Background: an optimization exercise with open tools, aiming at small area and a short achievable clock period. Do not read the settings as production practice. In this exercise RTL edits were held to simulation tests only and were not proved equivalent to the original. The series may have gaps, and a smaller design here may also do less where the tests do not look. The flow treats the clock pin as an ideal source, which a real chip does not have.

run_1/cell_classes.png
(1.5 px per µm) Fill, decap, tap and diode cells in grey.
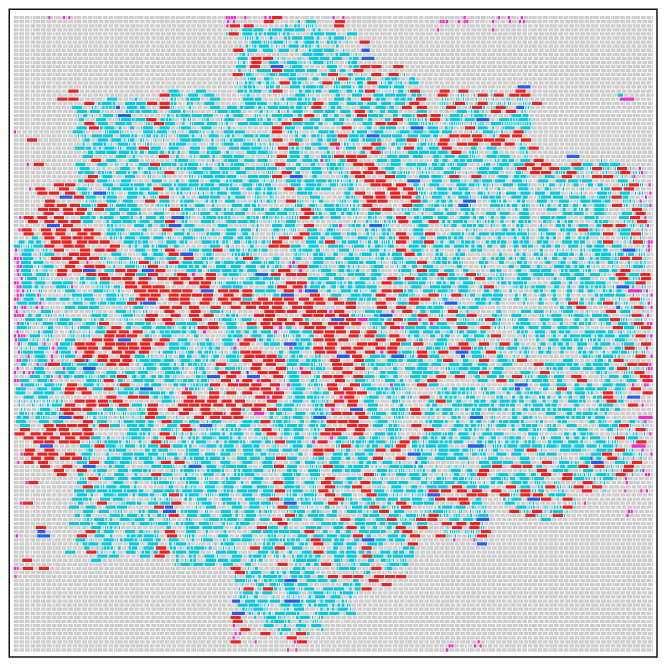
run_1/met1.png
(1 px per µm)
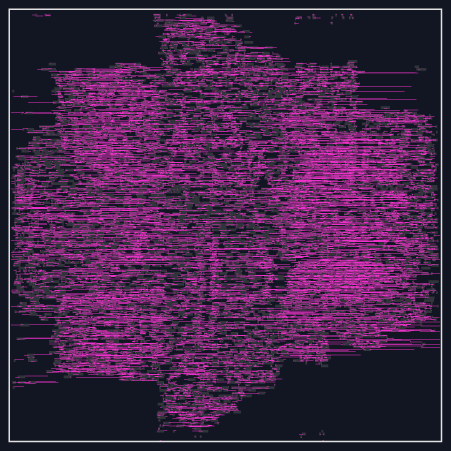
run_1/wire_density.png
22 x 22 tiles, from dark blue (low) to red (high), scaled to the fullest tile. Values are wire area over tile area, all layers added.
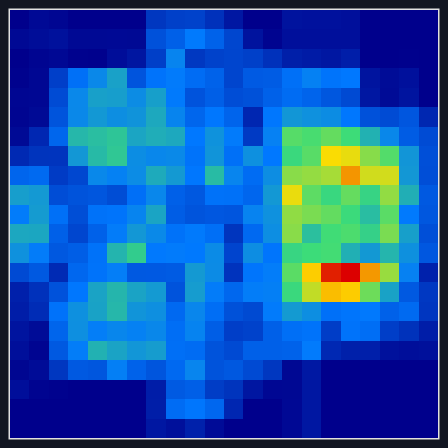
--- flow/design.v: outline only ---
// module ntt_add: 93 lines
// module ntt_sub: 101 lines
// module ntt_dbl: 57 lines
// module ntt_tmul1: 413 lines
// module ntt_red21: 119 lines
// module ntt_tmul4: 221 lines
// module ntt_red1: 61 lines
// module ntt_gmul0: 509 lines
// module ntt_gmul1: 177 lines
// module ntt_gmul2: 177 lines
// module ntt_table: 15 lines
// module ntt_table4: 24 lines
// module FNTT_FINTT_8point: 148 lines
module FNTT_FINTT_8point(
  input        clock,
  input        reset,
  input  [7:0] io_inData_0,
  input  [7:0] io_inData_1,
  input  [7:0] io_inData_2,
  input  [7:0] io_inData_3,
  input  [7:0] io_inData_4,
  input  [7:0] io_inData_5,
  input  [7:0] io_inData_6,
  input  [7:0] io_inData_7,
  input  [7:0] io_omega_0,
  input  [7:0] io_omega_1,
  input  [7:0] io_omega_2,
  input  [7:0] io_omega_3,
  input  [7:0] io_mod,
  input  [7:0] io_invN,
  input        io_mode,
  output [7:0] io_outData_0,
  output [7:0] io_outData_1,
  output [7:0] io_outData_2,
  output [7:0] io_outData_3,
  output [7:0] io_outData_4,
  output [7:0] io_outData_5,
  output [7:0] io_outData_6,
  output [7:0] io_outData_7
);
  // ...
==> flow/flow/run.sh <==
#!/bin/bash
# Layout flow: the standard synthesis; then the inverters that Yosys left
# around full-adder cells are folded into the adders' polarity (flow/invopt.py,
# a full adder is self-dual), and the io_mode output multiplexers are rebuilt
# as NAND-NAND logic (flow/outmux.py); then the standard ORFS steps, with buf_2 port
# buffers and buf_16 buffers on the io_mode net (flow/mode_buf.tcl, before CTS).
# Each tool's output goes to its own log file in this folder.
set -euo pipefail
R=orfs/results/${FLOW_PLATFORM}/FNTT_FINTT_8point/base
bash standard.sh synth > synth.log 2>&1
cp "$R/1_2_yosys.v" 1_2_yosys_standard.v
if ! python3 flow/invopt.py 1_2_yosys_standard.v 1_2_yosys_invopt.v > invopt.log 2>&1; then
  cp 1_2_yosys_standard.v 1_2_yosys_invopt.v
fi
if ! python3 flow/outmux.py 1_2_yosys_invopt.v 1_2_yosys_outmux.v > outmux.log 2>&1; then
  cp 1_2_yosys_invopt.v 1_2_yosys_outmux.v
fi
cp 1_2_yosys_outmux.v "$R/1_2_yosys.v"
touch "$R/1_2_yosys.v"
bash standard.sh 'BUFFER_PORTS_ARGS=-buffer_cell sky130_fd_sc_hd__buf_2' "PRE_CTS_TCL=$PWD/flow/mode_buf.tcl" finish > layout.log 2>&1
==> flow/flow/invopt.py <==
#!/usr/bin/env python3
"""Remove inverters around full-adder cells by flipping the adders' polarity.

A full adder is self-dual: FA(~a, ~b, ~c) = (~s, ~co).  The script collapses the
inverters of a flat gate-level netlist into (root net, polarity) requirements,
picks for each sky130 fa cell whether it computes on complemented values so that
as few roots as possible are needed in both polarities, and writes the netlist
back with one inverter per root that still needs its complement.
usage: invopt.py in.v out.v
"""
import re, sys, random

src = open(sys.argv[1]).read()
m = re.search(r'\bmodule\s+(\w+)', src)
head_end = src.index(';', m.end()) + 1
body = src[head_end:src.rindex('endmodule')]

inst_re = re.compile(r'(sky130_fd_sc_hd__\w+)\s+(\\?\S+)\s*\((.*?)\);', re.S)
pin_re = re.compile(r'\.(\w+)\(\s*(.*?)\s*\)\s*(?:,|$)', re.S)
decls, insts, assigns = [], [], []
pos = 0
for stmt in re.split(r';', body):
    s = stmt.strip()
    if not s:
        continue
    if s.startswith(('wire', 'input', 'output', 'reg')):
        decls.append(s + ' ;')
    elif s.startswith('assign'):
        assigns.append(s + ' ;')
    else:
        mm = re.match(r'(sky130_fd_sc_hd__\w+)\s+(\\?\S+)\s*\((.*)\)\s*$', s, re.S)
        if not mm:
            raise SystemExit('cannot parse: ' + s[:200])
        pins = dict((p, n.strip()) for p, n in re.findall(r'\.(\w+)\(\s*([^()]*?)\s*\)', mm.group(3)))
        insts.append([mm.group(1), mm.group(2), pins])

OUTPINS = {'X', 'Y', 'Q', 'Q_N', 'SUM', 'COUT', 'HI', 'LO'}
isinv = lambda t: re.match(r'sky130_fd_sc_hd__(inv|clkinv)_\d+$', t) is not None
isfa = lambda t: re.match(r'sky130_fd_sc_hd__fa_\d+$', t) is not None

inv_of = {}          # inverter output net -> input net
for t, n, p in insts:
    if isinv(t):
        inv_of[p['Y']] = p['A']
keep = set()
for a in assigns:
    keep.update(re.findall(r'[\\\w\[\]\.$]+', a.split('=', 1)[1]))
    keep.update(re.findall(r'[\\\w\[\]\.$]+', a.split('=', 1)[0].replace('assign', '')))
ports = set()
for d in decls:
    if d.startswith(('input', 'output')):
        mm = re.match(r'(input|output)\s*(\[(\d+):(\d+)\])?\s*(\S+)\s*;', d)
        nm = mm.group(5)
        if mm.group(2):
            hi, lo = int(mm.group(3)), int(mm.group(4))
            for i in range(min(hi, lo), max(hi, lo) + 1):
                ports.add('%s[%d]' % (nm, i))
        else:
            ports.add(nm)

def root(net):
    pol = 0
    while net in inv_of and net not in ports:
        net = inv_of[net]; pol ^= 1
    return net, pol

# consumers: (root, pol, fa_index or None)
fa_idx = [i for i, (t, n, p) in enumerate(insts) if isfa(t)]
fa_pos = {i: k for k, i in enumerate(fa_idx)}
uses = {}            # root -> list of (pol, fa k or -1)
drv_fa = {}          # root net -> fa k
for i, (t, n, p) in enumerate(insts):
    if isinv(t):
        continue
    for pin, net in p.items():
        if pin in OUTPINS:
            if isfa(t):
                drv_fa[net] = fa_pos[i]
            continue
        r, pol = root(net)
        uses.setdefault(r, []).append((pol, fa_pos[i] if isfa(t) else -1))
# ports and assign reads that are inverter outputs need their polarity too
for net in set(ports) | set(keep):
    r, pol = root(net)
    uses.setdefault(r, []).append((pol, -1))

flip = [0] * len(fa_idx)
fa_roots = [[] for _ in fa_idx]
for r, lst in uses.items():
    for pol, k in lst:
        if k >= 0 and r not in fa_roots[k]:
            fa_roots[k].append(r)
for r, k in drv_fa.items():
    if r not in fa_roots[k]:
        fa_roots[k].append(r)

def cost(r):
    have = flip[drv_fa[r]] if r in drv_fa else 0
    need = set((pol ^ (flip[k] if k >= 0 else 0)) for pol, k in uses.get(r, []))
    return 1 if (1 - have) in need else 0

total = sum(cost(r) for r in uses)
print('inverters before: %d, needed with no flips: %d' % (len(inv_of), total))
random.seed(1)
improved = True
it = 0
while improved and it < 50:
    improved = False; it += 1
    order = list(range(len(fa_idx))); random.shuffle(order)
    for k in order:
        rs = fa_roots[k]
        before = sum(cost(r) for r in rs)
        flip[k] ^= 1
        after = sum(cost(r) for r in rs)
        if after < before:
            improved = True
        elif after == before and random.random() < 0.3:
            pass
        else:
            flip[k] ^= 1
total = sum(cost(r) for r in uses)
print('needed after flips: %d (%d flipped)' % (total, sum(flip)))

# rebuild
comp = {}
newinsts = []
cnt = [0]
def complement(r):
    if r not in comp:
        cnt[0] += 1
        comp[r] = 'ipo_n%d' % cnt[0]
        newinsts.append(('sky130_fd_sc_hd__inv_1', 'ipo_i%d' % cnt[0], {'A': r, 'Y': comp[r]}))
    return comp[r]

def source(r, want):
    """net carrying root r's true value xor want"""
    have = flip[drv_fa[r]] if r in drv_fa else 0
    return r if have == want else complement(r)

def esc(x):
    return x + ' ' if x.startswith('\\') else x

out = []
for i, (t, n, p) in enumerate(insts):
    if isinv(t):
        y = p['Y']
        if y in ports or y in keep:
            r, pol = root(y)
            # drive the kept net from the right polarity with a buffer-free inverter
            have = flip[drv_fa[r]] if r in drv_fa else 0
            if have == pol:
                raise SystemExit('kept inverter output would need a buffer: %s' % y)
            out.append((t, n, {'A': r, 'Y': y}))
        continue
    q = dict(p)
    f = flip[fa_pos[i]] if isfa(t) else 0
    for pin, net in p.items():
        if pin in OUTPINS:
            continue
        r, pol = root(net)
        q[pin] = source(r, pol ^ f)
    out.append((t, n, q))
out += newinsts
used = set()
for t, n, p in out:
    used.update(p.values())
L = [src[:head_end]]
for d in decls:
    L.append('  ' + d)
for nm in sorted(comp.values()):
    L.append('  wire %s;' % nm)
for t, n, p in out:
    L.append('  %s %s (%s);' % (t, esc(n), ', '.join('.%s(%s)' % (a, esc(b)) for a, b in p.items())))
for a in assigns:
    L.append('  ' + a)
L.append('endmodule')
open(sys.argv[2], 'w').write('\n'.join(L) + '\n')
print('inverters after: %d' % sum(1 for t, n, p in out if isinv(t)))
==> flow/flow/mode_buf.tcl <==
# io_mode selects all 64 output multiplexers in the same cycle; drive that net
# from strong cells: every buffer between the io_mode port and the output
# logic becomes a buf_16, every inverter an inv_8.
set block [ord::get_db_block]
set nets [list [[$block findBTerm io_mode] getNet]]
set seen {}
while {[llength $nets]} {
  set net [lindex $nets 0]
  set nets [lrange $nets 1 end]
  foreach it [$net getITerms] {
    if {![$it isInputSignal]} continue
    set inst [$it getInst]
    set name [$inst getName]
    set m [[$inst getMaster] getName]
    if {[lsearch $seen $name] >= 0} continue
    if {[regexp {^sky130_fd_sc_hd__(clk)?buf_[0-9]+$} $m]} {
      set to sky130_fd_sc_hd__buf_16
    } elseif {[regexp {^sky130_fd_sc_hd__(clk)?inv_[0-9]+$} $m]} {
      set to sky130_fd_sc_hd__inv_8
    } else {
      continue
    }
    lappend seen $name
    if {$m ne $to} {
      puts "mode_buf.tcl: $name $m -> $to"
      replace_cell $name $to
    }
    foreach ot [$inst getITerms] {
      if {[$ot isOutputSignal] && [$ot getNet] ne "NULL"} { lappend nets [$ot getNet] }
    }
  }
}
==> flow/flow/outmux.py <==
#!/usr/bin/env python3
"""Rebuild the output multiplexers that io_mode selects as NAND-NAND logic.

io_mode acts on the outputs in the same cycle, so io_mode -> output is the
longest path; a mux2's select-to-output delay is much larger than a NAND2's.
Each mux2 cell driving an output port, whose select comes (through buffers)
from io_mode, becomes  X = ~(~(A1 & m) & ~(A0 & ~m))  with m = io_mode and one
shared inverter for ~m.  Buffers left without loads are dropped.
usage: outmux.py in.v out.v
"""
import re, sys

src = open(sys.argv[1]).read()
head_end = src.index(';', re.search(r'\bmodule\s+\w+', src).end()) + 1
body = src[head_end:src.rindex('endmodule')]
decls, insts, assigns = [], [], []
for stmt in body.split(';'):
    s = stmt.strip()
    if not s:
        continue
    if s.startswith(('wire', 'input', 'output', 'reg')):
        decls.append(s + ' ;')
    elif s.startswith('assign'):
        assigns.append(s + ' ;')
    else:
        mm = re.match(r'(sky130_fd_sc_hd__\w+)\s+(\\?\S+)\s*\((.*)\)\s*$', s, re.S)
        if not mm:
            raise SystemExit('cannot parse: ' + s[:200])
        pins = dict((p, n.strip()) for p, n in re.findall(r'\.(\w+)\(\s*([^()]*?)\s*\)', mm.group(3)))
        insts.append([mm.group(1), mm.group(2), pins])

P = 'sky130_fd_sc_hd__'
outs = set()
for d in decls:
    mm = re.match(r'output\s*\[(\d+):(\d+)\]\s*(\S+)\s*;', d)
    if mm:
        for i in range(int(mm.group(2)), int(mm.group(1)) + 1):
            outs.add('%s[%d]' % (mm.group(3), i))
buf_of = {}
for t, n, p in insts:
    if re.match(P + r'(clk)?buf_\d+$', t):
        buf_of[p['X']] = p['A']

def root(net):
    while net in buf_of:
        net = buf_of[net]
    return net

new = []
done = 0
for t, n, p in insts:
    if re.match(P + r'mux2_\d+$', t) and p.get('X') in outs and root(p['S']) == 'io_mode':
        k = done
        done += 1
        new.append((P + 'nand2_1', 'omx_a%d' % k, {'A': p['A1'], 'B': 'io_mode', 'Y': 'omx_n1_%d' % k}))
        new.append((P + 'nand2_1', 'omx_b%d' % k, {'A': p['A0'], 'B': 'omx_modeb', 'Y': 'omx_n0_%d' % k}))
        new.append((P + 'nand2_1', 'omx_c%d' % k, {'A': 'omx_n1_%d' % k, 'B': 'omx_n0_%d' % k, 'Y': p['X']}))
    else:
        new.append((t, n, p))
if done:
    new.append((P + 'inv_1', 'omx_inv', {'A': 'io_mode', 'Y': 'omx_modeb'}))
# drop buffers without loads (repeat until none)
while True:
    used = set()
    for t, n, p in new:
        for pin, net in p.items():
            if pin not in ('X', 'Y', 'Q', 'SUM', 'COUT'):
                used.add(net)
    keep = [(t, n, p) for t, n, p in new
            if not (re.match(P + r'(clk)?buf_\d+$', t) and p['X'] not in used and p['X'] not in outs)]
    if len(keep) == len(new):
        break
    new = keep
print('output multiplexers rebuilt: %d' % done)

def esc(x):
    return x + ' ' if x.startswith('\\') else x

L = [src[:head_end]] + ['  ' + d for d in decls]
if done:
    L.append('  wire omx_modeb;')
    L += ['  wire omx_n1_%d;\n  wire omx_n0_%d;' % (k, k) for k in range(done)]
for t, n, p in new:
    L.append('  %s %s (%s);' % (t, esc(n), ', '.join('.%s(%s)' % (a, esc(b)) for a, b in p.items())))
L += ['  ' + a for a in assigns]
L.append('endmodule')
open(sys.argv[2], 'w').write('\n'.join(L) + '\n')
==> flow/standard.sh <==
#!/bin/bash
# synth_recipe.tcl (not shown) runs the flow's synth.tcl, then flattens the netlist and writes it again
# the make line also repeats each setting of config.mk as NAME=value (left out here)
make -C /OpenROAD-flow-scripts/flow DESIGN_CONFIG=/design/flow/config.mk WORK_HOME=/design/flow/orfs CLKGATE_MAP_FILE= SYNTH_SCRIPT=/design/flow/synth_recipe.tcl "${@:-finish}"
==> flow/config.mk <==
export PLATFORM = sky130hd
export DESIGN_NAME = FNTT_FINTT_8point
export DESIGN_NICKNAME = FNTT_FINTT_8point
export VERILOG_FILES = /design/flow/design.v
export SDC_FILE = /design/flow/constraint.sdc
export NUM_CORES = 4
export LEC_CHECK = 0
export CAP_MARGIN = 20
export CORE_MARGIN = 2
export CORE_UTILIZATION = 40
export CTS_CLUSTER_DIAMETER = 120
export CTS_CLUSTER_SIZE = 20
export SLEW_MARGIN = 20
==> flow/constraint.sdc <==
create_clock -name core_clock -period 36.0 [get_ports {clock}]
set_input_delay 7.2000 -clock core_clock [delete_from_list [all_inputs] [get_ports {clock}]]
set_output_delay 7.2000 -clock core_clock [all_outputs]
set_load 0.01 [all_outputs]
==> run_results.csv, run 1 <==
group,metric,value,unit
worst_setup_path,required,28.80,ns
worst_setup_path,r2r_cells,35,
routing,via_per_inst,5.196,
flow_run,drv_cap,0,
place,dpl.hpwl,155.2,mm
place,gp_congestion,0.9298,
synthesis,synth_cells,6545,
sta,tightestPinTransition,1.309,ns
global_routing,grt_pass1_vias,50130,
routing,ant_nets,0,
clock_network,postCtsSetupRepairBufs,0,
clock_network,cts_tree,"done",
sta,rsz0062_at_grt,"false",
cells_and_area,syn_to_final_growth,7.147,%
floorplanning,die_w,430.8,µm
worst_setup_path,critPathBufInv,5,
sta,post-route-min-period,15.49,ns
cells_and_area,layout_common_cells,"fa_1, dfxtp_1, inv_1",
global_routing,grt.overflow.total,0,
floorplanning,std_cell_rows,156,
sta,tns,0,ns
sta,whs,0.2935,ns
routing,wl_per_cell,22.86,µm
cells_and_area,fin_nets,8349,
global_routing,antenna_found_initial,7,
floorplanning,num_io_pins,179,
worst_setup_path,reg2reg_setup_slack,22.75,ns
sta,finalMaxSlewViolations,0,
sta,relSlewSlack,0.1269,
worst_setup_path,cp-start-kind,"input pin",
run_status,outcome,"complete, no violations",
worst_setup_path,critical_path_class,"input pin to output port",
worst_setup_path,cp_cell_sequence,"buf_16, buf_16, inv_8, buf_16, nand2_1, nand2_1, buf_2",
sta,finalHoldViolations,0,
synthesis,synth_warnings,2,
clock_network,clock_latency,0.75,ns
cells_and_area,drive_gt1_frac,0.1045,
place,io_buffer_count,177,
worst_setup_path,critPathArrivalTime,8.29,ns
routing,drt_pass1_iterations,7,
sta,setup_viol,0,
sta,finalCritPeriodShare,0.4304,
floorplanning,die_h,430.8,µm
cells_and_area,final_common_cell,"fa_1",
clock_network,clkSinkCount,958,
floorplanning,die_area,185600,µm²
clock_network,ctsResizeCount,0,
synthesis,syn_nets,8289,
floorplanning,start_util,0.4026,
## Picture notes: cell_classes.png
- red: flip-flops (cells 958; share of their area 26%)
- cyan: all other logic (cells 5373; share of their area 70%)
- blue: clock drivers and dummy loads (cells 80; share of their area 2.3%)
- magenta: other buffers and delay cells (cells 213; share of their area 1.7%)
Design Area, Final: 78050 µm²
register share of the cell area: 0.2461
Final Util: 0.4314
Core Region: 180900 µm²

## Picture notes: met1.png
- wire length on this layer: 83.5 mm
- longest straight run: 97.5 µm

## Picture notes: wire_density.png
- nearly empty tiles: 20%
- tiles over half the peak: 7.9%
- fullest tile: 0.89
- densest ninth of the die: east

[run 1: metrics by stage]
stage	utilization	instance area, µm²	setup slack (ns)	instances
finish	0.4314	78050	20.51	8998
global route	0.4313	78050	20.44	8995
CTS	0.4313	78040	20.51	8994
detailed placement	0.4212	76210	20.06	8914
global placement	0.4212	76210	20.09	8914
floorplan	-	72850	20.45	6545
[run 1: per-layer routing]
metal  wire length [µm]  part of all wire  up-vias  track usage
li1                   -                 -    20780            -
met1              83450              0.41    23740       0.2899
met2              95500              0.46     1748       0.3685
met3              16580             0.081      486      0.04981
met4              10080             0.049        8      0.09123
met5                 77           0.00037        -     0.003383
[run 1: layout make-up]
class | count | area, µm²
inverter | 842 | 3199
sequential | 958 | 19210
antenna | 4 | 10.01
timing repair buffer | 213 | 1264
multi-input combinational | 4531 | 49660
fill | 16990 | 102900
tap | 2370 | 2965
clock buffer | 66 | 1524
clock inverter | 14 | 224.0
run_1/met2.png
(1 px per µm)
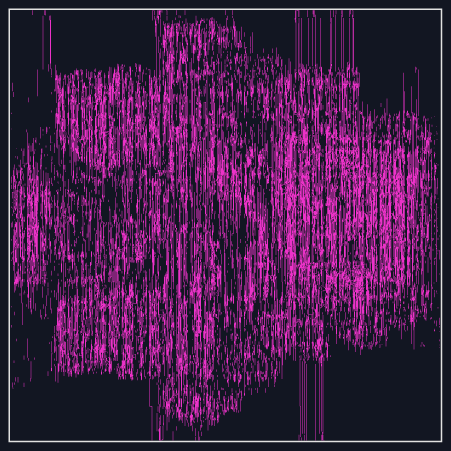

--- run 2 (diff from run 1) ---
--- a/flow/flow/run.sh
+++ b/flow/flow/run.sh
@@ -3,7 +3,7 @@
 # around full-adder cells are folded into the adders' polarity (flow/invopt.py,
 # a full adder is self-dual), and the io_mode output multiplexers are rebuilt
 # as NAND-NAND logic (flow/outmux.py); then the standard ORFS steps, with buf_2 port
-# buffers and buf_16 buffers on the io_mode net (flow/mode_buf.tcl, before CTS).
+# buffers and strong buffers on the io_mode net (flow/mode_buf.tcl, before CTS).
 # Each tool's output goes to its own log file in this folder.
 set -euo pipefail
 R=orfs/results/${FLOW_PLATFORM}/FNTT_FINTT_8point/base
==> flow/flow/mode_buf.tcl (replaced) <==
# io_mode selects the 64 output NAND-NAND multiplexers (flow/outmux.py) in the
# same cycle, so io_mode -> outputs is the longest path.  Drive it from strong
# cells: every buffer between the io_mode port and the output logic becomes a
# buf_16; the inverter for ~io_mode becomes an inv_16 fed by the port buffer
# and driving its 64 loads itself, without the buffer repair_design put after it.
set block [ord::get_db_block]
set pnet [[$block findBTerm io_mode] getNet]
set nets [list $pnet]
set seen {}
while {[llength $nets]} {
  set net [lindex $nets 0]
  set nets [lrange $nets 1 end]
  foreach it [$net getITerms] {
    if {![$it isInputSignal]} continue
    set inst [$it getInst]
    set name [$inst getName]
    set m [[$inst getMaster] getName]
    if {[lsearch $seen $name] >= 0} continue
    if {![regexp {^sky130_fd_sc_hd__(clk)?(buf|inv)_[0-9]+$} $m]} continue
    lappend seen $name
    foreach ot [$inst getITerms] {
      if {[$ot isOutputSignal] && [$ot getNet] ne "NULL"} { lappend nets [$ot getNet] }
    }
  }
}
set inv [$block findInst omx_inv]
if {$inv ne "NULL"} {
  set iout [[$inv findITerm Y] getNet]
  # fold the buffers after the inverter into it
  set again 1
  while {$again} {
    set again 0
    foreach it [$iout getITerms] {
      if {![$it isInputSignal]} continue
      set b [$it getInst]
      if {![regexp {^sky130_fd_sc_hd__(clk)?buf_[0-9]+$} [[$b getMaster] getName]]} continue
      set bout [[$b findITerm X] getNet]
      foreach lt [$bout getITerms] {
        if {[$lt isInputSignal]} { $lt disconnect; $lt connect $iout }
      }
      puts "mode_buf.tcl: removed [$b getName] after omx_inv"
      set i [lsearch $seen [$b getName]]
      if {$i >= 0} { set seen [lreplace $seen $i $i] }
      $it disconnect
      odb::dbInst_destroy $b
      odb::dbNet_destroy $bout
      set again 1
      break
    }
  }
  # fold chained buffers on the io_mode side into the first one after the
  # port buffer
  set pbi ""
  foreach it [$pnet getITerms] { if {[$it isInputSignal]} { set pbi [$it getInst] } }
  set again 1
  while {$again && $pbi ne ""} {
    set again 0
    foreach name $seen {
      set b [$block findInst $name]
      if {$b eq "NULL" || $b eq $pbi || $b eq $inv} continue
      if {![regexp {^sky130_fd_sc_hd__(clk)?buf_[0-9]+$} [[$b getMaster] getName]]} continue
      set bin [[$b findITerm A] getNet]
      set drv [$bin getFirstOutput]
      if {$drv eq "NULL"} continue
      set d [$drv getInst]
      if {$d eq $pbi || $d eq $inv} continue
      if {![regexp {^sky130_fd_sc_hd__(clk)?buf_[0-9]+$} [[$d getMaster] getName]]} continue
      set bout [[$b findITerm X] getNet]
      foreach lt [$bout getITerms] {
        if {[$lt isInputSignal]} { $lt disconnect; $lt connect $bin }
      }
      puts "mode_buf.tcl: folded $name into [$d getName]"
      [$b findITerm A] disconnect
      set i [lsearch $seen $name]
      set seen [lreplace $seen $i $i]
      odb::dbInst_destroy $b
      odb::dbNet_destroy $bout
      set again 1
      break
    }
  }
  # feed the inverter from the port buffer
  set pb ""
  foreach it [$pnet getITerms] { if {[$it isInputSignal]} { set pb [$it getInst] } }
  if {$pb ne ""} {
    set pbout [[$pb findITerm X] getNet]
    set ia [$inv findITerm A]
    if {[$ia getNet] ne $pbout} { $ia disconnect; $ia connect $pbout; puts "mode_buf.tcl: omx_inv fed from [$pb getName]" }
  }
}
foreach name $seen {
  set inst [$block findInst $name]
  if {$inst eq "NULL"} continue
  set m [[$inst getMaster] getName]
  set to [expr {[string match *inv* $m] ? "sky130_fd_sc_hd__inv_16" : "sky130_fd_sc_hd__buf_16"}]
  if {$m ne $to} {
    puts "mode_buf.tcl: $name $m -> $to"
    replace_cell $name $to
  }
}
run_2/met2.png
(1 px per µm)
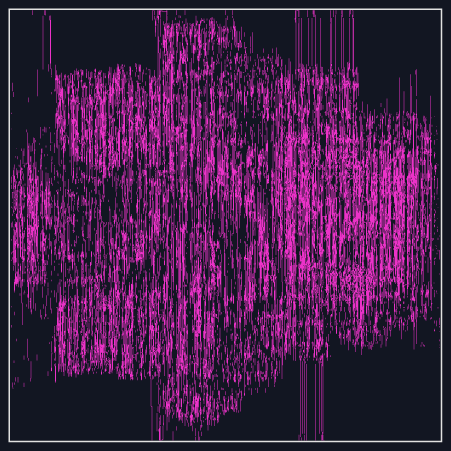
- longest straight run: 123 µm
- wire length on this layer: 96.2 mm
- nets with wire on the layer: 6979

==> run 2 against run 1 <==
Net effect:
- still clean on timing, DRC and antenna
- cell area hardly changed
- hold slack better by 0.0040 ns
- critical path type unchanged
- largest cell class unchanged
==> run_results.csv, run 2 <==
group,metric,value,unit
cells_and_area,drive_gt1_frac,0.1042,
sta,rsz0062_at_grt,"false",
global_routing,grt_pass1_vias,50110,
clock_network,cts_tree,"done",
place,io_buffer_count,177,
floorplanning,std_cell_rows,156,
cells_and_area,syn_to_final_growth,7.087,%
floorplanning,start_util,0.4026,
routing,top_layer,"met5",
place,place_area,76210,µm²
floorplanning,die_w,430.8,µm
routing,drt_pass1_iterations,8,
floorplanning,die_area,185600,µm²
sta,setup_viol,0,
floorplanning,core,180900,µm²
cells_and_area,fin_nets,8347,
routing,wl_per_cell,22.85,µm
place,dp.cells,8914,
synthesis,syn_nets,8289,
cells_and_area,layout_common_cells,"fa_1, dfxtp_1, inv_1",
flow_run,drv_cap,0,
routing,ant_nets,0,
sta,tns,0,ns
run_status,outcome,"complete, no violations",
worst_setup_path,critPathArrivalTime,8.02,ns
cells_and_area,post-route-cell-area,78010,µm²
floorplanning,num_io_pins,179,
sta,relSlewSlack,0.1432,
run_2/met1.png
(1 px per µm)
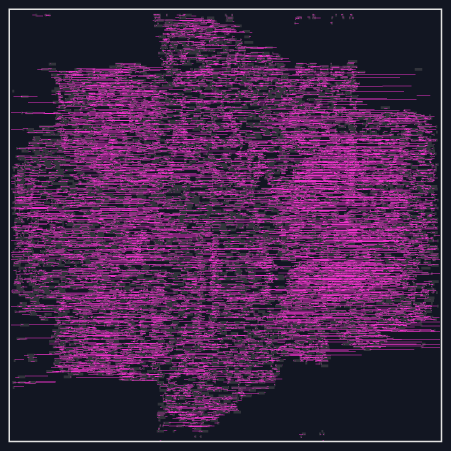
- nets with wire on the layer: 7654
- main direction: horizontal
- longest straight run: 74.1 µm
- wire length on this layer: 83.1 mm
Vias: 46820
met1 Use GR: 0.2899
Routed WL: 205.6 mm

[run 2: per-layer routing]
layer / up-vias / GRT usage
met5: - / 0.003383
met3: 462 / 0.04981
met2: 1755 / 0.3689
met4: 10 / 0.09123
met1: 23810 / 0.2899
li1: 20790 / -
[run 2: final cells by class]
cell class                      count  area [µm²]
Timing Repair Buffer              211        1209
Clock buffer                       66        1524
Inverter                          842        3208
Sequential cell                   958       19210
Multi-Input combinational cell   4531       49660
Fill cell                       17000      102900
Tap cell                         2370        2965
Antenna cell                        5       12.51
Clock inverter                     14       224.0
[run 2: worst max-delay path: cells and delay by family]
kind          cells  cell delay (ns)
buf+inv           3             0.55
simple gates      2             0.25
[run 2: stage by stage]
stage	setup slack, ns
6_report	20.78
5_1_grt	20.71
4_1_cts	20.76
3_5_place_dp	20.06
3_3_place_gp	20.09
2_1_floorplan	20.45
run_2/cell_classes.png
(1.5 px per µm) Fill, decap, tap and diode cells in grey.
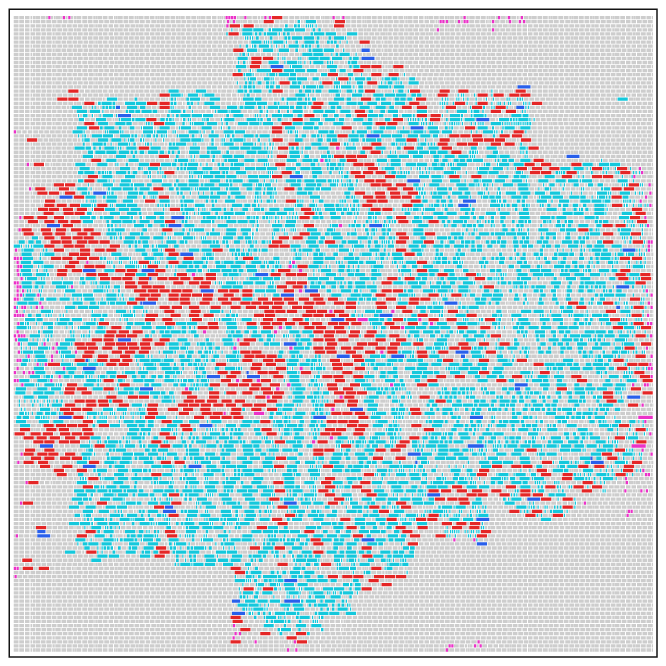

--- run 3 (diff from run 2) ---
--- a/flow/design.v
+++ b/flow/design.v
@@ -1063,7 +1063,7 @@
   assign n28 = n19 ? n18 : v[8];
   assign r = {n27, n26, n25, n24, n23, n22, n21, n20};
 endmodule
-module ntt_gmul0(input [7:0] a, input [7:0] b, input [7:0] mn, output [13:0] r);
+module ntt_gmul0(input [7:0] a, input [7:0] b, input [7:0] mn, output [12:0] r);
   wire n0;
   wire n1;
   wire n2;
@@ -1317,6 +1317,35 @@
   wire n250;
   wire n251;
   wire n252;
+  wire n253;
+  wire n254;
+  wire n255;
+  wire n256;
+  wire n257;
+  wire n258;
+  wire n259;
+  wire n260;
+  wire n261;
+  wire n262;
+  wire n263;
+  wire n264;
+  wire n265;
+  wire n266;
+  wire n267;
+  wire n268;
+  wire n269;
+  wire n270;
+  wire n271;
+  wire n272;
+  wire n273;
+  wire n274;
+  wire n275;
+  wire n276;
+  wire n277;
+  wire n278;
+  wire n279;
+  wire n280;
+  wire n281;
   assign n0 = a[0] & b[0];
   assign n1 = a[0] & b[1];
   assign n2 = a[0] & b[2];
@@ -1570,9 +1599,38 @@
   assign n250 = n243 ? n237 : n220;
   assign n251 = n243 ? n239 : n221;
   assign n252 = n243 ? n242 : n222;
-  assign r = {n251, n250, n249, n248, n247, n246, n245, n244, n156, n154, n152, n150, n148, n0};
+  assign n253 = n156 ^ mn[0];
+  assign n254 = ~n253;
+  assign n255 = n156 | mn[0];
+  assign n256 = n244 ^ mn[1] ^ n255;
+  assign n257 = (n244 & mn[1]) | (n244 & n255) | (mn[1] & n255);
+  assign n258 = n245 ^ mn[2] ^ n257;
+  assign n259 = (n245 & mn[2]) | (n245 & n257) | (mn[2] & n257);
+  assign n260 = n246 ^ mn[3] ^ n259;
+  assign n261 = (n246 & mn[3]) | (n246 & n259) | (mn[3] & n259);
+  assign n262 = n247 ^ mn[4] ^ n261;
+  assign n263 = (n247 & mn[4]) | (n247 & n261) | (mn[4] & n261);
+  assign n264 = n248 ^ mn[5] ^ n263;
+  assign n265 = (n248 & mn[5]) | (n248 & n263) | (mn[5] & n263);
+  assign n266 = n249 ^ mn[6] ^ n265;
+  assign n267 = (n249 & mn[6]) | (n249 & n265) | (mn[6] & n265);
+  assign n268 = n250 ^ mn[7] ^ n267;
+  assign n269 = (n250 & mn[7]) | (n250 & n267) | (mn[7] & n267);
+  assign n270 = n251 ^ n269;
+  assign n271 = ~n270;
+  assign n272 = n251 | n269;
+  assign n273 = n272 ? n254 : n156;
+  assign n274 = n272 ? n256 : n244;
+  assign n275 = n272 ? n258 : n245;
+  assign n276 = n272 ? n260 : n246;
+  assign n277 = n272 ? n262 : n247;
+  assign n278 = n272 ? n264 : n248;
+  assign n279 = n272 ? n266 : n249;
+  assign n280 = n272 ? n268 : n250;
+  assign n281 = n272 ? n271 : n251;
+  assign r = {n280, n279, n278, n277, n276, n275, n274, n273, n154, n152, n150, n148, n0};
 endmodule
-module ntt_gmul1(input [13:0] v, input [7:0] mn, output [10:0] r);
+module ntt_gmul1(input [12:0] v, input [7:0] mn, output [9:0] r);
   wire n0;
   wire n1;
   wire n2;
@@ -1660,38 +1718,38 @@
   wire n84;
   wire n85;
   wire n86;
-  assign n0 = v[5] ^ mn[0];
+  assign n0 = v[4] ^ mn[0];
   assign n1 = ~n0;
-  assign n2 = v[5] | mn[0];
-  assign n3 = v[6] ^ mn[1] ^ n2;
-  assign n4 = (v[6] & mn[1]) | (v[6] & n2) | (mn[1] & n2);
-  assign n5 = v[7] ^ mn[2] ^ n4;
-  assign n6 = (v[7] & mn[2]) | (v[7] & n4) | (mn[2] & n4);
-  assign n7 = v[8] ^ mn[3] ^ n6;
-  assign n8 = (v[8] & mn[3]) | (v[8] & n6) | (mn[3] & n6);
-  assign n9 = v[9] ^ mn[4] ^ n8;
-  assign n10 = (v[9] & mn[4]) | (v[9] & n8) | (mn[4] & n8);
-  assign n11 = v[10] ^ mn[5] ^ n10;
-  assign n12 = (v[10] & mn[5]) | (v[10] & n10) | (mn[5] & n10);
-  assign n13 = v[11] ^ mn[6] ^ n12;
-  assign n14 = (v[11] & mn[6]) | (v[11] & n12) | (mn[6] & n12);
-  assign n15 = v[12] ^ mn[7] ^ n14;
-  assign n16 = (v[12] & mn[7]) | (v[12] & n14) | (mn[7] & n14);
-  assign n17 = v[13] ^ n16;
+  assign n2 = v[4] | mn[0];
+  assign n3 = v[5] ^ mn[1] ^ n2;
+  assign n4 = (v[5] & mn[1]) | (v[5] & n2) | (mn[1] & n2);
+  assign n5 = v[6] ^ mn[2] ^ n4;
+  assign n6 = (v[6] & mn[2]) | (v[6] & n4) | (mn[2] & n4);
+  assign n7 = v[7] ^ mn[3] ^ n6;
+  assign n8 = (v[7] & mn[3]) | (v[7] & n6) | (mn[3] & n6);
+  assign n9 = v[8] ^ mn[4] ^ n8;
+  assign n10 = (v[8] & mn[4]) | (v[8] & n8) | (mn[4] & n8);
+  assign n11 = v[9] ^ mn[5] ^ n10;
+  assign n12 = (v[9] & mn[5]) | (v[9] & n10) | (mn[5] & n10);
+  assign n13 = v[10] ^ mn[6] ^ n12;
+  assign n14 = (v[10] & mn[6]) | (v[10] & n12) | (mn[6] & n12);
+  assign n15 = v[11] ^ mn[7] ^ n14;
+  assign n16 = (v[11] & mn[7]) | (v[11] & n14) | (mn[7] & n14);
+  assign n17 = v[12] ^ n16;
   assign n18 = ~n17;
-  assign n19 = v[13] | n16;
-  assign n20 = n19 ? n1 : v[5];
-  assign n21 = n19 ? n3 : v[6];
-  assign n22 = n19 ? n5 : v[7];
-  assign n23 = n19 ? n7 : v[8];
-  assign n24 = n19 ? n9 : v[9];
-  assign n25 = n19 ? n11 : v[10];
-  assign n26 = n19 ? n13 : v[11];
-  assign n27 = n19 ? n15 : v[12];
-  assign n28 = n19 ? n18 : v[13];
-  assign n29 = v[4] ^ mn[0];
+  assign n19 = v[12] | n16;
+  assign n20 = n19 ? n1 : v[4];
+  assign n21 = n19 ? n3 : v[5];
+  assign n22 = n19 ? n5 : v[6];
+  assign n23 = n19 ? n7 : v[7];
+  assign n24 = n19 ? n9 : v[8];
+  assign n25 = n19 ? n11 : v[9];
+  assign n26 = n19 ? n13 : v[10];
+  assign n27 = n19 ? n15 : v[11];
+  assign n28 = n19 ? n18 : v[12];
+  assign n29 = v[3] ^ mn[0];
   assign n30 = ~n29;
-  assign n31 = v[4] | mn[0];
+  assign n31 = v[3] | mn[0];
   assign n32 = n20 ^ mn[1] ^ n31;
   assign n33 = (n20 & mn[1]) | (n20 & n31) | (mn[1] & n31);
   assign n34 = n21 ^ mn[2] ^ n33;
@@ -1709,7 +1767,7 @@
   assign n46 = n27 ^ n45;
   assign n47 = ~n46;
   assign n48 = n27 | n45;
-  assign n49 = n48 ? n30 : v[4];
+  assign n49 = n48 ? n30 : v[3];
   assign n50 = n48 ? n32 : n20;
   assign n51 = n48 ? n34 : n21;
   assign n52 = n48 ? n36 : n22;
@@ -1718,9 +1776,9 @@
   assign n55 = n48 ? n42 : n25;
   assign n56 = n48 ? n44 : n26;
   assign n57 = n48 ? n47 : n27;
-  assign n58 = v[3] ^ mn[0];
+  assign n58 = v[2] ^ mn[0];
   assign n59 = ~n58;
-  assign n60 = v[3] | mn[0];
+  assign n60 = v[2] | mn[0];
   assign n61 = n49 ^ mn[1] ^ n60;
   assign n62 = (n49 & mn[1]) | (n49 & n60) | (mn[1] & n60);
   assign n63 = n50 ^ mn[2] ^ n62;
@@ -1738,7 +1796,7 @@
   assign n75 = n56 ^ n74;
   assign n76 = ~n75;
   assign n77 = n56 | n74;
-  assign n78 = n77 ? n59 : v[3];
+  assign n78 = n77 ? n59 : v[2];
   assign n79 = n77 ? n61 : n49;
   assign n80 = n77 ? n63 : n50;
   assign n81 = n77 ? n65 : n51;
@@ -1747,9 +1805,9 @@
   assign n84 = n77 ? n71 : n54;
   assign n85 = n77 ? n73 : n55;
   assign n86 = n77 ? n76 : n56;
-  assign r = {n85, n84, n83, n82, n81, n80, n79, n78, v[2], v[1], v[0]};
+  assign r = {n85, n84, n83, n82, n81, n80, n79, n78, v[1], v[0]};
 endmodule
-module ntt_gmul2(input [10:0] v, input [7:0] mn, output [7:0] r);
+module ntt_gmul2(input [9:0] v, input [7:0] mn, output [7:0] r);
   wire n0;
   wire n1;
   wire n2;
@@ -1808,67 +1866,38 @@
   wire n55;
   wire n56;
   wire n57;
-  wire n58;
-  wire n59;
-  wire n60;
-  wire n61;
-  wire n62;
-  wire n63;
-  wire n64;
-  wire n65;
-  wire n66;
-  wire n67;
-  wire n68;
-  wire n69;
-  wire n70;
-  wire n71;
-  wire n72;
-  wire n73;
-  wire n74;
-  wire n75;
-  wire n76;
-  wire n77;
-  wire n78;
-  wire n79;
-  wire n80;
-  wire n81;
-  wire n82;
-  wire n83;
-  wire n84;
-  wire n85;
-  wire n86;
-  assign n0 = v[2] ^ mn[0];
+  assign n0 = v[1] ^ mn[0];
   assign n1 = ~n0;
-  assign n2 = v[2] | mn[0];
-  assign n3 = v[3] ^ mn[1] ^ n2;
-  assign n4 = (v[3] & mn[1]) | (v[3] & n2) | (mn[1] & n2);
-  assign n5 = v[4] ^ mn[2] ^ n4;
-  assign n6 = (v[4] & mn[2]) | (v[4] & n4) | (mn[2] & n4);
-  assign n7 = v[5] ^ mn[3] ^ n6;
-  assign n8 = (v[5] & mn[3]) | (v[5] & n6) | (mn[3] & n6);
-  assign n9 = v[6] ^ mn[4] ^ n8;
-  assign n10 = (v[6] & mn[4]) | (v[6] & n8) | (mn[4] & n8);
-  assign n11 = v[7] ^ mn[5] ^ n10;
-  assign n12 = (v[7] & mn[5]) | (v[7] & n10) | (mn[5] & n10);
-  assign n13 = v[8] ^ mn[6] ^ n12;
-  assign n14 = (v[8] & mn[6]) | (v[8] & n12) | (mn[6] & n12);
-  assign n15 = v[9] ^ mn[7] ^ n14;
-  assign n16 = (v[9] & mn[7]) | (v[9] & n14) | (mn[7] & n14);
-  assign n17 = v[10] ^ n16;
+  assign n2 = v[1] | mn[0];
+  assign n3 = v[2] ^ mn[1] ^ n2;
+  assign n4 = (v[2] & mn[1]) | (v[2] & n2) | (mn[1] & n2);
+  assign n5 = v[3] ^ mn[2] ^ n4;
+  assign n6 = (v[3] & mn[2]) | (v[3] & n4) | (mn[2] & n4);
+  assign n7 = v[4] ^ mn[3] ^ n6;
+  assign n8 = (v[4] & mn[3]) | (v[4] & n6) | (mn[3] & n6);
+  assign n9 = v[5] ^ mn[4] ^ n8;
+  assign n10 = (v[5] & mn[4]) | (v[5] & n8) | (mn[4] & n8);
+  assign n11 = v[6] ^ mn[5] ^ n10;
+  assign n12 = (v[6] & mn[5]) | (v[6] & n10) | (mn[5] & n10);
+  assign n13 = v[7] ^ mn[6] ^ n12;
+  assign n14 = (v[7] & mn[6]) | (v[7] & n12) | (mn[6] & n12);
+  assign n15 = v[8] ^ mn[7] ^ n14;
+  assign n16 = (v[8] & mn[7]) | (v[8] & n14) | (mn[7] & n14);
+  assign n17 = v[9] ^ n16;
   assign n18 = ~n17;
-  assign n19 = v[10] | n16;
-  assign n20 = n19 ? n1 : v[2];
-  assign n21 = n19 ? n3 : v[3];
-  assign n22 = n19 ? n5 : v[4];
-  assign n23 = n19 ? n7 : v[5];
-  assign n24 = n19 ? n9 : v[6];
-  assign n25 = n19 ? n11 : v[7];
-  assign n26 = n19 ? n13 : v[8];
-  assign n27 = n19 ? n15 : v[9];
-  assign n28 = n19 ? n18 : v[10];
-  assign n29 = v[1] ^ mn[0];
+  assign n19 = v[9] | n16;
+  assign n20 = n19 ? n1 : v[1];
+  assign n21 = n19 ? n3 : v[2];
+  assign n22 = n19 ? n5 : v[3];
+  assign n23 = n19 ? n7 : v[4];
+  assign n24 = n19 ? n9 : v[5];
+  assign n25 = n19 ? n11 : v[6];
+  assign n26 = n19 ? n13 : v[7];
+  assign n27 = n19 ? n15 : v[8];
+  assign n28 = n19 ? n18 : v[9];
+  assign n29 = v[0] ^ mn[0];
   assign n30 = ~n29;
-  assign n31 = v[1] | mn[0];
+  assign n31 = v[0] | mn[0];
   assign n32 = n20 ^ mn[1] ^ n31;
   assign n33 = (n20 & mn[1]) | (n20 & n31) | (mn[1] & n31);
   assign n34 = n21 ^ mn[2] ^ n33;
@@ -1886,7 +1915,7 @@
   assign n46 = n27 ^ n45;
   assign n47 = ~n46;
   assign n48 = n27 | n45;
-  assign n49 = n48 ? n30 : v[1];
+  assign n49 = n48 ? n30 : v[0];
   assign n50 = n48 ? n32 : n20;
   assign n51 = n48 ? n34 : n21;
   assign n52 = n48 ? n36 : n22;
@@ -1895,36 +1924,7 @@
   assign n55 = n48 ? n42 : n25;
   assign n56 = n48 ? n44 : n26;
   assign n57 = n48 ? n47 : n27;
-  assign n58 = v[0] ^ mn[0];
-  assign n59 = ~n58;
-  assign n60 = v[0] | mn[0];
-  assign n61 = n49 ^ mn[1] ^ n60;
-  assign n62 = (n49 & mn[1]) | (n49 & n60) | (mn[1] & n60);
-  assign n63 = n50 ^ mn[2] ^ n62;
-  assign n64 = (n50 & mn[2]) | (n50 & n62) | (mn[2] & n62);
-  assign n65 = n51 ^ mn[3] ^ n64;
-  assign n66 = (n51 & mn[3]) | (n51 & n64) | (mn[3] & n64);
-  assign n67 = n52 ^ mn[4] ^ n66;
-  assign n68 = (n52 & mn[4]) | (n52 & n66) | (mn[4] & n66);
-  assign n69 = n53 ^ mn[5] ^ n68;
-  assign n70 = (n53 & mn[5]) | (n53 & n68) | (mn[5] & n68);
-  assign n71 = n54 ^ mn[6] ^ n70;
-  assign n72 = (n54 & mn[6]) | (n54 & n70) | (mn[6] & n70);
-  assign n73 = n55 ^ mn[7] ^ n72;
-  assign n74 = (n55 & mn[7]) | (n55 & n72) | (mn[7] & n72);
-  assign n75 = n56 ^ n74;
-  assign n76 = ~n75;
-  assign n77 = n56 | n74;
-  assign n78 = n77 ? n59 : v[0];
-  assign n79 = n77 ? n61 : n49;
-  assign n80 = n77 ? n63 : n50;
-  assign n81 = n77 ? n65 : n51;
-  assign n82 = n77 ? n67 : n52;
-  assign n83 = n77 ? n69 : n53;
-  assign n84 = n77 ? n71 : n54;
-  assign n85 = n77 ? n73 : n55;
-  assign n86 = n77 ? n76 : n56;
-  assign r = {n85, n84, n83, n82, n81, n80, n79, n78};
+  assign r = {n56, n55, n54, n53, n52, n51, n50, n49};
 endmodule
 module ntt_table(input clock, input [7:0] u, input [7:0] mn, output [63:0] w);
   reg [7:0] t0, t2, t4, t6;
@@ -2064,11 +2064,11 @@
   wire [7:0] g0, g2;
   ntt_red21 rf0(.v(fp0), .mn(mn), .r(g0));
   ntt_red21 rf2(.v(fp2), .mn(mn), .r(g2));
-  wire [13:0] h1a, h3a;
-  wire [10:0] h1b, h3b;
+  wire [12:0] h1a, h3a;
+  wire [9:0] h1b, h3b;
   wire [7:0]  h1c, h3c;
-  reg  [13:0] k1a, k3a;
-  reg  [10:0] k1b, k3b;
+  reg  [12:0] k1a, k3a;
+  reg  [9:0] k1b, k3b;
   reg  [7:0]  g1, g3;
   ntt_gmul0 gm1(.a(ab[47:40]), .b(o1), .mn(mn), .r(h1a));
   ntt_gmul0 gm3(.a(ab[63:56]), .b(o3), .mn(mn), .r(h3a));
run_3/cell_classes.png
(1.5 px per µm) Fill, decap, tap and diode cells in grey.
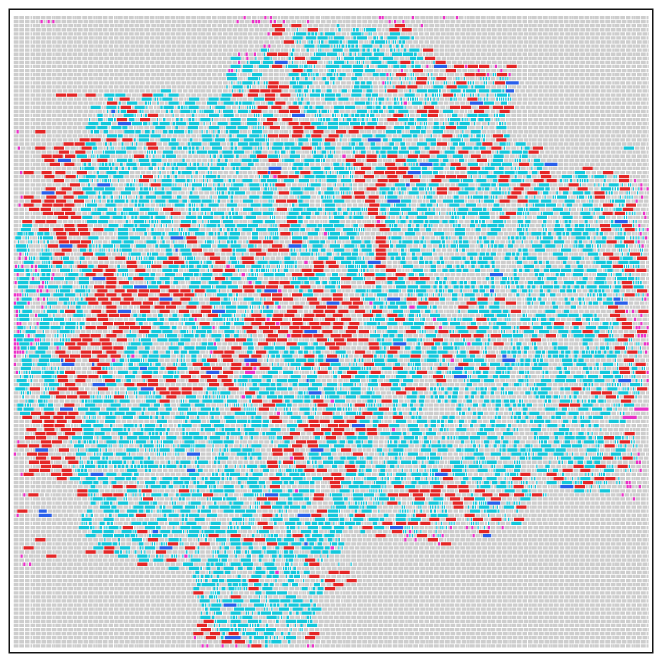
- blue: clock drivers and dummy loads (cells 77; share of their area 2.2%)
- red: flip-flops (cells 954; share of their area 26%)
- magenta: other buffers and delay cells (cells 212; share of their area 1.6%)
- cyan: all other logic (cells 5171; share of their area 70%)
Final Util: 0.4311
Design Area, Final: 77000 µm²
Core Region: 178600 µm²
register share of the cell area: 0.2484
FP Rows: 155

run_3/wire_density.png
(1 px per µm) 21 x 21 tiles, from dark blue (low) to red (high), scaled to the fullest tile. Values are wire area over tile area, all layers added.
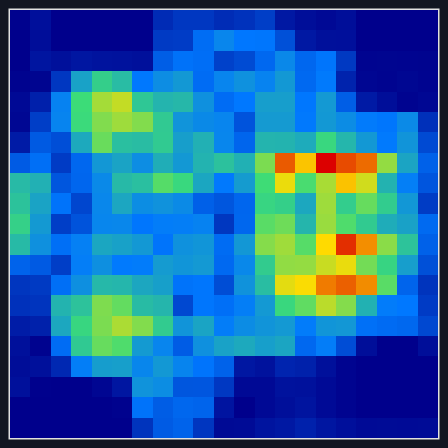
- mean over tiles: 0.19
- tiles over half the peak: 13%
- densest ninth of the die: east
- nearly empty tiles: 17%
- fullest tile: 0.73

==> run 3 against run 2 <==
Net effect:
- still clean on timing, DRC and antenna
- hold slack improved by 0.0059 ns
- maximum frequency shrank 5.3%
- routed wire length about the same
- final cell count is 2.5% lower
==> run_results.csv, run 3 <==
group,metric,value,unit
worst_setup_path,critical_path_class,"flip-flop to flip-flop",
routing,via_per_inst,5.184,
clock_network,clock_latency,0.74,ns
place,gp_congestion,0.9450,
synthesis,synth_cells,6334,
synthesis,synth_warnings,2,
worst_setup_path,required,36.60,ns
floorplanning,die_area,183200,µm²
routing,drt_pass1_iterations,7,
cells_and_area,multi_input_gates,4360,
sta,post-route-min-period,16.08,ns
global_routing,grt_pass1_vias,48980,
floorplanning,die_w,428.0,µm
sta,rsz0062_at_grt,"false",
place,dpl.hpwl,155.8,mm
cells_and_area,fillCellCount,16810,
routing,wl_per_cell,23.44,µm
cells_and_area,sequential_cell_area,19130,µm²
place,io_buffer_count,177,
clock_network,cts_tree,"done",
clock_network,ctsResizeCount,0,
cells_and_area,bufAreaShareNonClock,0.01568,
clock_network,clkSinkCount,954,
sta,finalMaxSlewViolations,0,
floorplanning,start_util,0.4025,
run_status,outcome,"complete, no violations",
cells_and_area,largest_class,"multi-input combinational cells",
sta,relSlewSlack,0.1799,
cells_and_area,nNonClkBuffers,212,
sta,tns,0,ns
cells_and_area,nNonClkInverters,811,
sta,finalCritPeriodShare,0.4466,
cells_and_area,clock_area_frac,0.02132,
run 3: metrics by stage:
stage / cells / worst slack [ns] / hold slack [ns]
after floorplan: 6334 / 20.45 / 0.3096
after CTS: 8769 / 19.79 / 0.3132
after detailed placement: 8694 / 19.82 / 0.3121
final: 8776 / 19.92 / 0.3034
after global placement: 8693 / 19.98 / 0.3097
after global routing: 8769 / 18.99 / 0.3226
run 3: worst max-delay path, delay by kind of cell, from the launching register on:
kind	cells	cell delay, ns
AO/OA/AOI/OAI	7	2.48
adder cells (fa/ha/maj)	28	11.30
buffers and inverters	3	0.24
flip-flops	1	0.49
multiplexers	2	0.52
AND/OR/NAND/NOR	7	0.94
run 3: metal layers:
layer	global-route usage	vias to the layer above	part of all wire	routed length, µm
li1	-	20020	-	-
met1	0.2888	23350	0.40	81570
met2	0.3807	1664	0.48	98340
met3	0.04319	452	0.073	14980
met4	0.09790	14	0.051	10480
met5	0.009628	-	0.0015	314

## static timing again, ports no longer ideal
The results above use ideal ports. As a check the final layouts listed here were re-extracted and re-timed, cells and wires unchanged.
Step 1 sets driving cells, clkbuf_16 on the clock port and buf_2 on the other inputs (assumed; they add their load-dependent delay and slew).
Step 2 times the ports against the registers' clock, not the clock port: input delays grow and output delays shrink by t, the midpoint of the rising clock arrivals with the driver on.
Slacks: ideal / step 1 / step 2; pairs: ideal / step 1.
run	t, ns	setup slack, ns	worst hold slack (ns)	worst setup path after step 2	worst register clock-pin slew, ns
run 1	0.811	20.507 / 20.437 / 20.437	0.293 / 0.293 / 0.293	input to output	0.10 / 0.10
run 2	0.810	20.777 / 20.676 / 20.676	0.297 / 0.297 / 0.297	input to output	0.10 / 0.10
run 3	0.791	19.921 / 19.921 / 19.921	0.303 / 0.303 / 0.303	register to register	0.09 / 0.09
After both steps every run listed still meets setup and hold. For run 2, which loses most, drivers alone change the setup slack by -0.101 ns; drivers and shift together by -0.101 ns.
